Source: an optimization exercise on an open RTL-to-GDS flow (aim: small area). Production flows keep margins and buffers that such runs may drop. Function was checked by simulation only, so behaviour that the tests miss may differ from the original. The series may have gaps, and a smaller design here may also do less where the tests do not look.

===== config.mk =====
export PLATFORM = sky130hd
export DESIGN_NAME = tdm2p
export DESIGN_NICKNAME = tdm2p
export VERILOG_FILES = /design/flow/design.v
export SDC_FILE = /design/flow/constraint.sdc
export NUM_CORES = 4
export LEC_CHECK = 0
export CAP_MARGIN = 20
export CORE_MARGIN = 2
export CORE_UTILIZATION = 40
export SLEW_MARGIN = 20

===== constraint.sdc =====
create_clock -name core_clock -period 10.0 [get_ports {clk}]
set_input_delay 2.0000 -clock core_clock [delete_from_list [all_inputs] [get_ports {clk}]]
set_output_delay 2.0000 -clock core_clock [all_outputs]
set_load 0.01 [all_outputs]

===== design.v =====
module tdm2p (
    input  wire         clk,         
    input  wire         rstn,        
    input  wire         enable,      
    input  wire [7:0]   clkPatt,     
    input  wire [7:0]   clkMask,     
    input  wire         sclk,        
    input  wire         fs,          
    input  wire         tdmin,       
    output wire         sample,      
    output reg          valid,       
    output reg  [255:0] pdata        
);
reg             init;
reg  [7:0]      clkSamp;
reg             lastReg;
reg             lastFs;
reg  [7:0]      bitIdx;
reg  [255:0]    tdata;
reg             next;
localparam POSEDGE = 1'b1, NEGEDGE = 1'b0;
wire    posSamp    = (lastReg == NEGEDGE) && ((clkPatt & clkMask) == (clkSamp & clkMask));
wire    negSamp    = (lastReg == POSEDGE) && ((~clkPatt & clkMask) == (clkSamp & clkMask));
assign  sample     = !init && posSamp;
always @(posedge clk or negedge rstn) begin
    if (!rstn) begin
        init        <= 1'b1;
        clkSamp     <= 8'd0;
        lastReg     <= NEGEDGE;
        lastFs      <= 1'b0;
    end
    else begin
        init        <= (!enable) ? 1'b1              
                        : (posSamp && fs && !lastFs) ? 1'b0
                        : init;
        clkSamp     <= {clkSamp[6:0], sclk};         
        lastReg     <= (posSamp) ? POSEDGE           
                        : (negSamp) ? NEGEDGE 
                        : lastReg;
        lastFs      <= (posSamp) ? fs : lastFs;      
    end
end
always @(posedge clk or negedge rstn) begin
    if (!rstn) begin
        bitIdx  <= 8'd255;
        tdata   <= 256'd0;
        pdata   <= 256'd0;
        next    <= 1'b0;
        valid   <= 1'b0;
    end
    else begin
        if (!enable) begin
            bitIdx  <= 8'd255;
            tdata   <= 256'd0;
        end
        else if (enable && sample) begin
            bitIdx  <= bitIdx - 8'd1;
            tdata[bitIdx]  <= tdmin;
        end
        next    <= enable && sample && (bitIdx == 8'd0);
        valid   <= next;
        pdata   <= (next) ? tdata : pdata;
    end
end
endmodule

===== run.sh =====
#!/bin/bash
# synth_recipe.tcl (not shown) runs the flow's synth.tcl, then flattens the netlist and writes it again
# the make line also repeats each setting of config.mk as NAME=value (left out here)
make -C /OpenROAD-flow-scripts/flow DESIGN_CONFIG=/design/flow/config.mk WORK_HOME=/design/flow/orfs CLKGATE_MAP_FILE= SYNTH_SCRIPT=/design/flow/synth_recipe.tcl finish

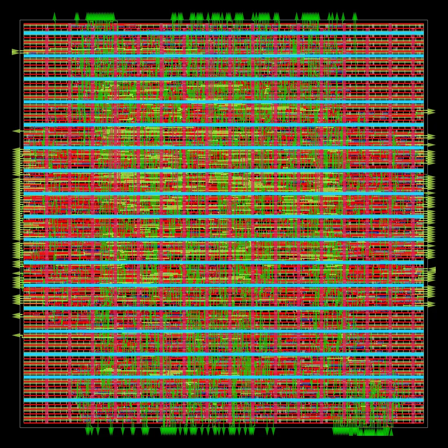
Figure 1: run 1, the whole layout, all layers.
# rows: 87
Top Ports: 280
Design Area, Final: 27900 um^2

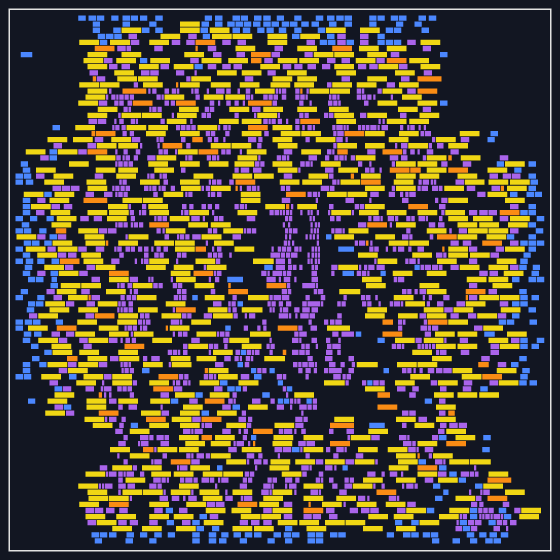
Figure 2: run 1, cells colored by class.
legend:
  yellow:
    class: flip-flops
    cells: 533
  orange:
    class: clock drivers and dummy loads
    cells: 100
  purple:
    class: all other logic
    cells: 1212
  blue:
    class: other buffers and delay cells
    cells: 309
sequential share of cell area: 47.9%
final core occ: 49.7%
CORE AREA: 56100 um^2

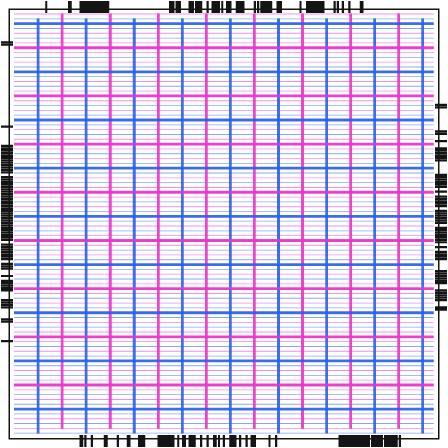
Figure 3: run 1, floorplan with the power grid.
Pins as bars on the die edge.
legend:
  magenta:
    net: VDD
  blue:
    net: VSS
met4 straps: 17
met1 rails: 88
rows: 87
signal pins: 280
met5 straps: 17
Chip Width: 242 um

==> notes.md, run 1 <==
Routed Antenna Nets=0; CTS sink count=533; area of the mapped netlist=22600 um^2; Hold WC Path Type=register to register; CTS root buf=clkbuf_16; Fillers=4936; vias in the first global route=17200; WP data arrival=4.53 ns; post-CTS setup buffers=0; Final Hold Viols=0; largest net degree at the start of global routing=219; commonest cells after routing, fill and taps aside=dfrtp_1, clkdlybuf4s50_1, nand2_1; initial antenna violation count=0; clock latency (worst-skew pair)=0.62 ns; GRT Overall Usage=24.0%; Mean Syn Cell Area=11.7 um^2; RSZ-0062 raised after global routing=no; Reg area=13400 um^2; H-tree levels=2; Final setup viols=0; drt pass-1 iters=5; WL/cell=24.4 um; main area contributors after synthesis=dfrtp_1, mux2_2, nor4_1; die area=58400 um^2; hold_buf cts=0; commonest non-fill, non-tap cell in the layout=dfrtp_1; Yosys reg bits=533; WL final=71.0 mm; post-CTS sizing=0; share of layout cells above drive strength 1=18.8%; Final Cycle Share=65.3%; number of max-cap violations=0; Nets=2139; CTS tree=yes; Slew headroom=17.0%; Slew @ Worst Pin=1.24 ns; Multi-input gate area=8530 um^2; drt via density=5.90; DRC Markers=0; Clock Path Buffers=3; drt first-iter violations=1600; total congestion overflow=0; startpoint types=input port; post-synth cell types=59; Async SR Flop Fraction=100%; IO Port Bufs=279; Yosys top cell by area=dfrtp_1; post-placement cell area=25900 um^2; Setup Skew=0.0250 ns; area grow syn2layout=23.4%; ys flop type=dfrtp_1; vias=17200; Worst Setup End Kind=output port; Initial Util=40.3%; Worst EP required=8.00 ns; top-area cell type share of the netlist area=58.1%; Max FO, Critical Path=40; Synth warnings=1; Sum Neg Setup Slack=0 ns; min cycle time layout=6.53 ns; DP HPWL=43.5 mm; Fmax achieved=0.153 GHz; Crit Path Class=input port to output port; final RePlAce weighted congestion=0.885; Clock transition at path regs=0.05 ns; final slew viol count=0; status=finished clean; first-pass GRT wire length=109 mm; Synth Instances=1923; EDFF count, synth=0; Seq/Total Area, Yosys=59.1%; Synthesized Nets=1950; CTS buffer count=56
## run 1: cell usage after synthesis (8+ instances only)
master    number
and2_1         9
buf_1          9
buf_2         15
clkbuf_1     152
dfrtp_1      524
dfstp_2        9
inv_1         13
mux2_2       257
mux2i_1       55
nand2_1      272
nand3_1        9
nand4_1       29
nor2_1        13
nor3_1        33
nor4_1       174
o21ai_0       30
o21ai_1       19
o22ai_1      147
o311ai_0      29
o32ai_1       25
o41ai_1        8
or3_1          9
xor2_1         9
## run 1: worst max-delay path: stages
cell and delay, ns:
clkdlybuf4s50_1 0.41, xor2_1 0.18, a221oi_1 0.37, nand4_1 0.18
buf_4 0.30, inv_1 0.10, buf_4 0.34, clkdlybuf4s50_1 0.61
## run 1: cells by family (layout without fill, tap and decap cells)
kind of cell	count (synthesis)	after routing	synth area share [%]
AO/OA/AOI/OAI	290	290	8.76
XOR/XNOR	13	13	0.537
adder cells (fa/ha/maj)	5	5	0.277
buffers and inverters	191	422	3.31
flip-flops	533	533	59.1
multiplexers	312	312	15.3
other	0	1	0
AND/OR/NAND/NOR	579	579	12.8
## run 1: metal layers
layer	up-vias	global-route usage [%]	routed length, um
li1	7524	-	-
met1	8708	34.4	31000
met2	810	35.0	31300
met3	146	5.77	6150
met4	0	9.43	2500
met5	-	0	0
## run 1: cell type report
type                            count  share of cell area, %
Antenna cell                        1                0.00898
Clock buffer                       83                   5.94
Clock inverter                     17                  0.898
Inverter                           13                  0.175
Multi-Input combinational cell   1199                   30.6
Tap cell                          756                   3.39
Timing Repair Buffer              309                   11.0
Sequential cell                   533                   47.9
## run 1: worst paths after layout
path	from	end	slack [ns]	cells after the start
max	clkPatt[0]	sample	3.47	8
min	clkSamp[5]	clkSamp[6]	0.40	0
max reg2reg	bitIdx[2]	tdata[166]	6.25	7
min reg2reg	clkSamp[5]	clkSamp[6]	0.40	0
max in group asynchronous	rstn	tdata[155]	6.41	3
min in group asynchronous	rstn	pdata[78]	1.40	1
## run 1: stage by stage
step | setup WS [ns] | instances | hold slack [ns]
2_1_floorplan | 4.54 | 1923 | 0.372
3_3_place_gp | 3.44 | 2809 | 0.394
3_5_place_dp | 3.49 | 2810 | 0.387
4_1_cts | 3.47 | 2910 | 0.401
5_1_grt | 3.35 | 2910 | 0.412
6_report | 3.47 | 2911 | 0.395
## run 1: registers in the layout (all words and copies together) (netlist names)
register  flops
next          1
tdata       256
bitIdx        8
init          1
valid         1
lastFs        1
pdata       256
clkSamp       8
lastReg       1
Figure 4. Cell density map (run 1).
The bar under the picture is 50 um long. 24 x 24 tiles, from white (low) to dark blue (high), 0 to 100% covered.
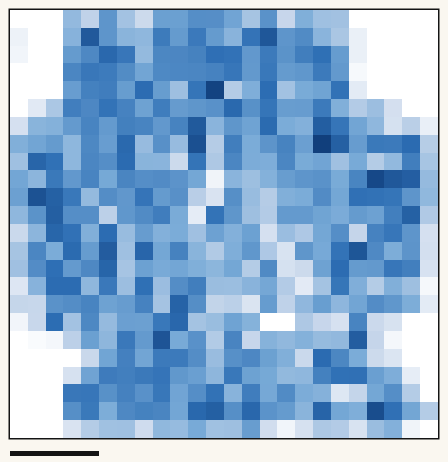

==> run 2, diff against run 1 <==
==> design.v (replaced) <==
module tdm2p (
    input  wire         clk,         
    input  wire         rstn,        
    input  wire         enable,      
    input  wire [7:0]   clkPatt,     
    input  wire [7:0]   clkMask,     
    input  wire         sclk,        
    input  wire         fs,          
    input  wire         tdmin,       
    output wire         sample,      
    output reg          valid,       
    output wire [255:0] pdata        
);
reg             initn;       
reg  [7:0]      clkSamp;
reg             lastReg;
reg             lastFs;
reg  [7:0]      bitCnt;      
reg             next;
reg             empty;       
reg  [255:0]    tdataN;      
reg  [255:0]    pdataN;      
wire    posSamp    = !lastReg && ((clkPatt & clkMask) == (clkSamp & clkMask));
wire    negSamp    =  lastReg && ((~clkPatt & clkMask) == (clkSamp & clkMask));
assign  sample     = initn && posSamp;
always @(posedge clk or negedge rstn) begin
    if (!rstn) begin
        initn       <= 1'b0;
        clkSamp     <= 8'd0;
        lastReg     <= 1'b0;
        lastFs      <= 1'b0;
    end
    else begin
        initn       <= enable && (initn || (posSamp && fs && !lastFs));
        clkSamp     <= {clkSamp[6:0], sclk};
        lastReg     <= posSamp ? 1'b1 : negSamp ? 1'b0 : lastReg;
        lastFs      <= posSamp ? fs : lastFs;
    end
end
always @(posedge clk or negedge rstn) begin
    if (!rstn) begin
        bitCnt  <= 8'd0;
        next    <= 1'b0;
        valid   <= 1'b0;
        empty   <= 1'b1;
    end
    else begin
        if (!enable)
            bitCnt  <= 8'd0;
        else if (sample)
            bitCnt  <= bitCnt + 8'd1;
        next    <= enable && sample && (bitCnt == 8'd255);
        valid   <= next;
        empty   <= empty && !next;
    end
end
always @(posedge clk) begin
    if (sample)
        tdataN  <= {tdataN[254:0], !tdmin};
    if (next)
        pdataN  <= tdataN;
end
assign pdata = ~(pdataN | {256{empty}});
endmodule
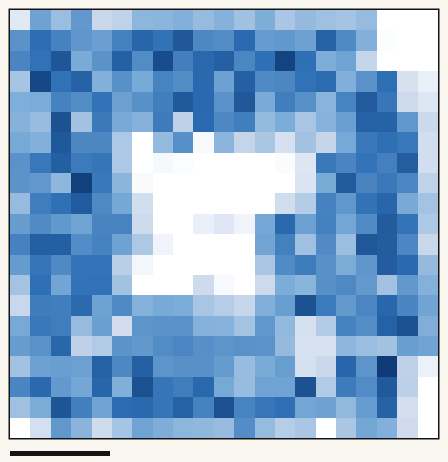
Figure 5: run 2, cell density map.
The bar under the picture is 50 um long. 21 x 21 tiles, from white (low) to dark blue (high), 0 to 100% covered.
nearly empty tiles: 11%
emptiest ninth of the die: middle
mean over tiles: 49%
CORE AREA: 43100 um^2
final core occ: 52.8%
Initial Util: 40.6%

==> run 2 against run 1 <==
  * Still clean on timing, DRC and antenna
  * Critical path depth is 1 lower
  * Clock-buffer cell count is 23 lower
  * Fmax is 5.6% higher
  * Die area is 22% lower
  * Synthesized cell count is 53% lower
  * Area after synthesis is 23% lower
  * Global-route usage is 10 points lower
  * Largest cell class unchanged
  * Highest routed layer unchanged
==> notes.md, run 2 <==
status=finished clean; final slew viol count=0; Slew headroom=25.4%; Crit Path Class=input port to output port; DP HPWL=18.9 mm; area grow syn2layout=30.2%; largest net degree at the start of global routing=173; WL/cell=17.7 um; Final Cycle Share=61.8%; Synth Instances=895; post-synth cell types=34; GRT Overall Usage=13.9%; Hold WC Path Type=register to register; ys flop type=edfxtp_1; Max FO, Critical Path=17; RR Startpoint=clkSamp[0]; IO Port Bufs=279; drt first-iter violations=597; area of the mapped netlist=17500 um^2; initial antenna violation count=0; WP data arrival=4.18 ns; Async SR Flop Fraction=4.12%; top-count cell post-synth=edfxtp_1; Worst Setup End Kind=output port; Reg area=15900 um^2; Seq/Total Area, Yosys=91.1%; crit path from=clkPatt[0]; startpoint types=input port; CTS buffer count=54; Yosys reg bits=534; largest family of logic cells by synthesized area=simple AND/OR/NAND/NOR gates; R2R depth=7; CTS sink count=534; post-CTS setup buffers=0; Nets=1231; total congestion overflow=0; Slew @ Worst Pin=1.12 ns; top-area cell type share of the netlist area=88.0%; drt via density=4.60; DRC Markers=0; Final Hold Viols=0; hold depth=0; main area contributors after synthesis=edfxtp_1, nor2_1, dfrtp_1; EDFF count, synth=512; Clock transition at path regs=0.06 ns; Mean Syn Cell Area=19.5 um^2; vias in the first global route=8489; first-pass GRT wire length=48.1 mm; number of max-cap violations=0; H-tree levels=2; Commonest cells post-synth=edfxtp_1, nor2_1, clkbuf_1, dfrtp_1; Synth warnings=1; share of layout cells above drive strength 1=7.50%; hold_buf cts=0; Largest regs=pdataN: 256 flops, tdataN: 256 flops; Setup Skew=0.0207 ns; min cycle time layout=6.18 ns; Final setup viols=0; Multi-input gate area=1400 um^2; Yosys top cell by area=edfxtp_1; hold_sp=clkSamp[2]; Top Ports=280; Adder-Cell Fraction of Synth Area=0.0716%; clock latency (worst-skew pair)=0.59 ns; Fmax achieved=0.162 GHz; commonest non-fill, non-tap cell in the layout=edfxtp_1; vias=8447; xor/xnor share of the synthesized area=0.401%; RSZ-0062 raised after global routing=no; CTS tree=yes; Synth Area in Simple Gates=6.49%; Inserted Diodes=0; Clock Path Buffers=3; Fillers=3506; Routed Antenna Nets=0; Synthesized Nets=918; commonest cells after routing, fill and taps aside=edfxtp_1, clkdlybuf4s50_1, nor2_1; post-synthesis compound-gate area fraction=0.823%; Worst EP required=8.00 ns; drt pass-1 iters=6; CTS root buf=clkbuf_16; Sum Neg Setup Slack=0 ns; mux share of post-synthesis cell area=0.179%; final RePlAce weighted congestion=0.720; post-CTS sizing=0; WL final=32.5 mm; die area=45400 um^2
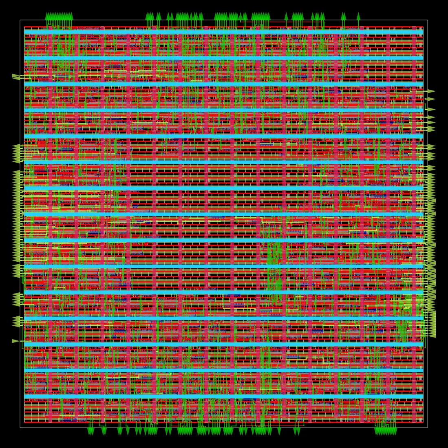
Figure 6: run 2, the whole layout, all layers.
Chip Width: 213 um
# rows: 76
final non-filler cell total: 1838

-- run 2: cell count changes after synthesis, sizes merged, moves of 48 or more --
cell	delta
edfxtp	+512
o21ai	-48
nand2	-261
nor2	+245
o22ai	-145
dfrtp	-503
nor4	-173
mux2i	-53
mux2	-256
clkbuf	-123
-- run 2: final cells by class --
type / count / share of cell area, %
clock buffer: 60 / 6.04
multi-input combinational: 320 / 6.15
tap: 585 / 3.22
timing repair buffer: 287 / 12.6
sequential: 534 / 70.0
inverter: 11 / 0.181
clock inverter: 41 / 1.76
-- run 2: path summary, 6_finish.rpt --
kind / end / slack [ns]
max in group asynchronous: next / 8.20
hold / removal: clkSamp[3] / 0.41
min in group asynchronous: clkSamp[0] / 1.39
setup / recovery: sample / 3.82
hold reg to reg: clkSamp[3] / 0.41
setup reg to reg: tdataN[124] / 6.51
-- run 2: cells by family after synthesis --
family / Yosys count
AO/OA/AOI/OAI: 21
XOR/XNOR: 8
adder cells (fa/ha/maj): 1
buffers and inverters: 41
flip-flops: 534
multiplexers: 3
AND/OR/NAND/NOR: 287
-- run 2: layer usage --
| metal | up-vias | global-route usage, % | part of all wire (%) |
|---|---|---|---|
| met5 | - | 0 | 0 |
| met4 | 0 | 4.97 | 1.7 |
| met3 | 37 | 4.81 | 7.9 |
| met2 | 229 | 20.7 | 46 |
| met1 | 4247 | 19.1 | 45 |
| li1 | 3934 | - | - |
-- run 2: critical path, stage by stage --
cell,delay [ns]
clkdlybuf4s50_1,0.41
xor2_1,0.18
a222oi_1,0.33
nand4_1,0.14
buf_4,0.22
nor2_4,0.17
clkdlybuf4s50_1,0.70
-- run 2: metrics by stage --
| step | instance area [um^2] | setup slack [ns] | hold slack, ns | instances |
|---|---|---|---|---|
| after floorplan | 17500 | 1.43 | 0.372 | 895 |
| after global placement | 21000 | 3.82 | 0.399 | 1737 |
| after detailed placement | 21000 | 3.84 | 0.392 | 1737 |
| after CTS | 22700 | 3.81 | 0.406 | 1838 |
| after global routing | 22700 | 3.66 | 0.414 | 1838 |
| final | 22700 | 3.82 | 0.406 | 1838 |
Figure 7. Clock nets (run 2).
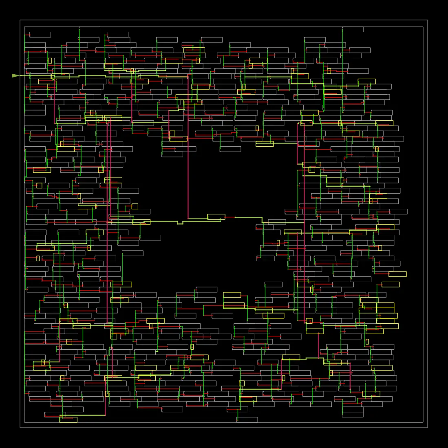

==> run 3, diff against run 2 <==
--- a/design.v
+++ b/design.v
@@ -20,8 +20,8 @@
 reg             empty;       
 reg  [255:0]    tdataN;      
 reg  [255:0]    pdataN;      
-wire    posSamp    = !lastReg && ((clkPatt & clkMask) == (clkSamp & clkMask));
-wire    negSamp    =  lastReg && ((~clkPatt & clkMask) == (clkSamp & clkMask));
+wire    edgeMatch  = ~|((clkPatt ^ {8{lastReg}} ^ clkSamp) & clkMask);
+wire    posSamp    = !lastReg && edgeMatch;
 assign  sample     = initn && posSamp;
 always @(posedge clk or negedge rstn) begin
     if (!rstn) begin
@@ -33,26 +33,27 @@
     else begin
         initn       <= enable && (initn || (posSamp && fs && !lastFs));
         clkSamp     <= {clkSamp[6:0], sclk};
-        lastReg     <= posSamp ? 1'b1 : negSamp ? 1'b0 : lastReg;
+        lastReg     <= lastReg ^ edgeMatch;
         lastFs      <= posSamp ? fs : lastFs;
     end
 end
 always @(posedge clk or negedge rstn) begin
     if (!rstn) begin
-        bitCnt  <= 8'd0;
         next    <= 1'b0;
         valid   <= 1'b0;
         empty   <= 1'b1;
     end
     else begin
-        if (!enable)
-            bitCnt  <= 8'd0;
-        else if (sample)
-            bitCnt  <= bitCnt + 8'd1;
         next    <= enable && sample && (bitCnt == 8'd255);
         valid   <= next;
         empty   <= empty && !next;
     end
+end
+always @(posedge clk) begin
+    if (!initn)
+        bitCnt  <= 8'd0;
+    else if (sample)
+        bitCnt  <= bitCnt + 8'd1;
 end
 always @(posedge clk) begin
     if (sample)
==> flow/run.sh (new file) <==
#!/bin/bash
# Standard layout with two changes: ports are buffered with the smallest
# buffer instead of the one buffer_ports picks by default, and the clock
# tree uses small clock buffers in larger sink clusters without dummy loads.
set -euo pipefail
export BUFFER_PORTS_ARGS="-buffer_cell sky130_fd_sc_hd__buf_1"
export CTS_ARGS="-sink_clustering_enable -repair_clock_nets -dont_use_dummy_load -buf_list sky130_fd_sc_hd__clkbuf_4 -sink_clustering_size 11 -sink_clustering_max_diameter 35"
bash standard.sh > standard.log 2>&1
==> standard.sh (new file) <==
#!/bin/bash
# synth_recipe.tcl (not shown) runs the flow's synth.tcl, then flattens the netlist and writes it again
# the make line also repeats each setting of config.mk as NAME=value (left out here)
make -C /OpenROAD-flow-scripts/flow DESIGN_CONFIG=/design/flow/config.mk WORK_HOME=/design/flow/orfs CLKGATE_MAP_FILE= SYNTH_SCRIPT=/design/flow/synth_recipe.tcl "${@:-finish}"
--- a/config.mk
+++ b/config.mk
@@ -7,5 +7,5 @@
 export LEC_CHECK = 0
 export CAP_MARGIN = 20
 export CORE_MARGIN = 2
-export CORE_UTILIZATION = 40
+export CORE_UTILIZATION = 70
 export SLEW_MARGIN = 20
removed: run.sh
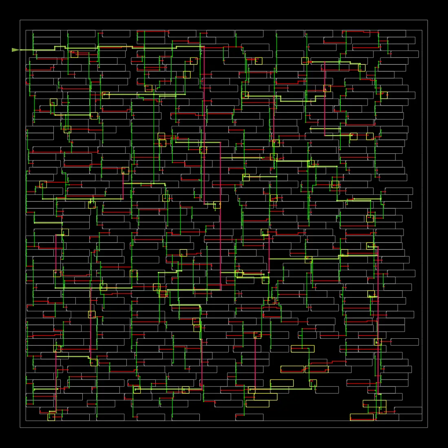
Figure 8: run 3, clock nets.
CTS sink count: 534
CTS buffer count: 59

==> run 3 against run 2 <==
  * Wire length down 13%
  * First-iteration DRC count up 9.5%
  * Area after synthesis down 0.23%
  * Still clean on timing, DRC and antenna
  * Register-to-register slack worse by 1.1 ns
  * Critical path type unchanged
  * Critical endpoint unchanged
  * Utilization up 26 points
  * Highest routed layer unchanged
  * Global-route usage up 7.3 points
==> notes.md, run 3 <==
clock latency (worst-skew pair)=0.69 ns; startpoint types=input port; largest net degree at the start of global routing=106; DP HPWL=17.3 mm; Initial Util=71.5%; EDFF count, synth=512; Async SR Flop Fraction=2.62%; H-tree levels=2; status=finished clean; Synth warnings=1; Worst Setup End Kind=output port; Mean Syn Cell Area=19.7 um^2; Final Cycle Share=63.7%; vias=8102; Routed Antenna Nets=0; Clock transition at path regs=0.10 ns; Final Hold Viols=0; Top Ports=280; DRC Markers=0; Slowest-stage cell, CP=and2_4; post-CTS sizing=0; IO Port Bufs=279; Seq/Total Area, Yosys=91.1%; Sum Neg Setup Slack=0 ns; CP top delay family=simple AND/OR/NAND/NOR gates; drt via density=5.32; Hold WC Path Type=register to register; setup slack, reg-to-reg=5.41 ns; Synth Instances=883; commonest non-fill, non-tap cell in the layout=edfxtp_1; WP data arrival=4.37 ns; Largest regs=pdataN: 256 flops, tdataN: 256 flops; Critical Path End=sample; Synthesized Nets=907; WL final=28.3 mm; Yosys reg bits=534; final RePlAce weighted congestion=0.804; share of layout cells above drive strength 1=6.26%; Slew @ Worst Pin=1.04 ns; Commonest cells post-synth=edfxtp_1, nor2_1, clkbuf_1, dfrtp_1, xnor2_1; initial antenna violation count=1; die area=26200 um^2; first-pass GRT wire length=42.1 mm; post-CTS setup buffers=0; hold_buf cts=0; Worst EP required=8.00 ns; drt pass-1 iters=5; min cycle time layout=6.37 ns; top-count cell post-synth=edfxtp_1; RSZ-0062 raised after global routing=no; Nets=1224; WL/cell=18.6 um; Fmax achieved=0.157 GHz; FF-to-FF End=tdataN[201]; crit path from=clkPatt[2]; vias in the first global route=7840; number of max-cap violations=0; slowest stage delay, CP=0.63 ns; Slew headroom=30.4%
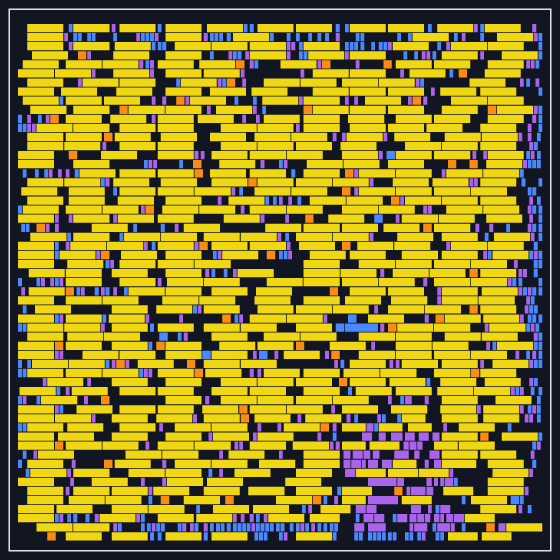
Figure 9: run 3, cells colored by class.
legend:
  purple:
    class: all other logic
    cells: 317
  blue:
    class: other buffers and delay cells
    cells: 288
  orange:
    class: cells driving clock nets
    cells: 59
  yellow:
    class: flip-flops
    cells: 534
Design Area, Final: 19300 um^2
# rows: 57
final core occ: 79.1%

-- run 3: changes by cell type after synthesis, moves of 3 or more --
cell | before | now
and2_1 | 0 | 8
inv_1 | 11 | 8
o31ai_1 | 4 | 0
dfrtp_1 | 21 | 13
dfxtp_1 | 0 | 8
or4_1 | 4 | 0
nand3b_1 | 4 | 0
a21oi_1 | 6 | 0
xnor2_1 | 3 | 10
nand2_1 | 11 | 2
-- run 3: cell families after synthesis --
logic type                 Yosys count  share of synthesized area (%)
and+or+nand+nor                    279                           6.27
muxes                                1                         0.0574
adders and majority gates            2                          0.144
AOI/OAI and AO/OA                   10                          0.466
xor gates and xnor gates            17                           1.03
buffers and inverters               40                          0.904
DFF                                534                           91.1
-- run 3: cell type report --
cell class	instances	area [um^2]
well taps	324	405
multi-input cells	309	1390
diodes	1	2.50
flip-flops and latches	534	15900
clock buffers	59	443
inverters	8	30.0
repair buffers	288	1130
fillers	1362	5090
-- run 3: metrics by stage --
stage / instances / util, % / setup slack (ns) / instance area (um^2)
2_1_floorplan: 883 / - / 1.56 / 17400
3_3_place_gp: 1462 / 77.2 / 3.65 / 18800
3_5_place_dp: 1462 / 77.2 / 3.60 / 18800
4_1_cts: 1521 / 79.0 / 3.60 / 19300
5_1_grt: 1523 / 79.1 / 3.45 / 19300
6_report: 1523 / 79.1 / 3.63 / 19300
-- run 3: worst min-delay path by stage --
stage,from,to,slack (ns)
finish,clkSamp[4],clkSamp[5],0.40
global route,tdataN[33],tdataN[34],0.41
CTS,clkSamp[4],clkSamp[5],0.41
detailed placement,clkSamp[4],clkSamp[5],0.38
global placement,clkSamp[2],clkSamp[3],0.38
floorplan,clkSamp[2],clkSamp[3],0.36
-- run 3: metal layers --
| layer | vias up | share of wire (%) | global-route usage (%) |
|---|---|---|---|
| met5 | - | 0 | 0 |
| met4 | 0 | 2.2 | 6.76 |
| met3 | 47 | 8.2 | 6.56 |
| met2 | 295 | 48 | 32.2 |
| met1 | 3932 | 42 | 30.7 |
| li1 | 3828 | - | - |

afterwards: timing with drivers on the ports:
The flow's constraints put no driver on any port. The routed layouts listed below were extracted and timed again, unchanged, in two steps.
Step 1 (the two cells are an assumption about what drives the block):
set clk [get_ports {clk}]
set_driving_cell -lib_cell sky130_fd_sc_hd__clkbuf_16 $clk
set_driving_cell -lib_cell sky130_fd_sc_hd__buf_2 [delete_from_list [all_inputs] $clk]
Step 2 times the ports against the registers' clock, not the clock port: input delays grow and output delays shrink by t, the midpoint of the rising clock arrivals with the driver on.
Slacks: no drivers / after step 1 / after step 2; pairs: no drivers / after step 1.
run | shift t [ns] | setup slack, ns | worst register clock-pin slew, ns
run 1 | 0.665 | 3.469 / 3.446 / 3.446 | 0.06 / 0.06
run 2 | 0.631 | 3.817 / 3.793 / 3.793 | 0.06 / 0.06
run 3 | 0.713 | 3.626 / 3.607 / 3.607 | 0.11 / 0.11
After both steps every run listed still meets setup and hold. For run 2, which loses most, drivers alone change the setup slack by -0.024 ns; drivers and shift together by -0.024 ns.
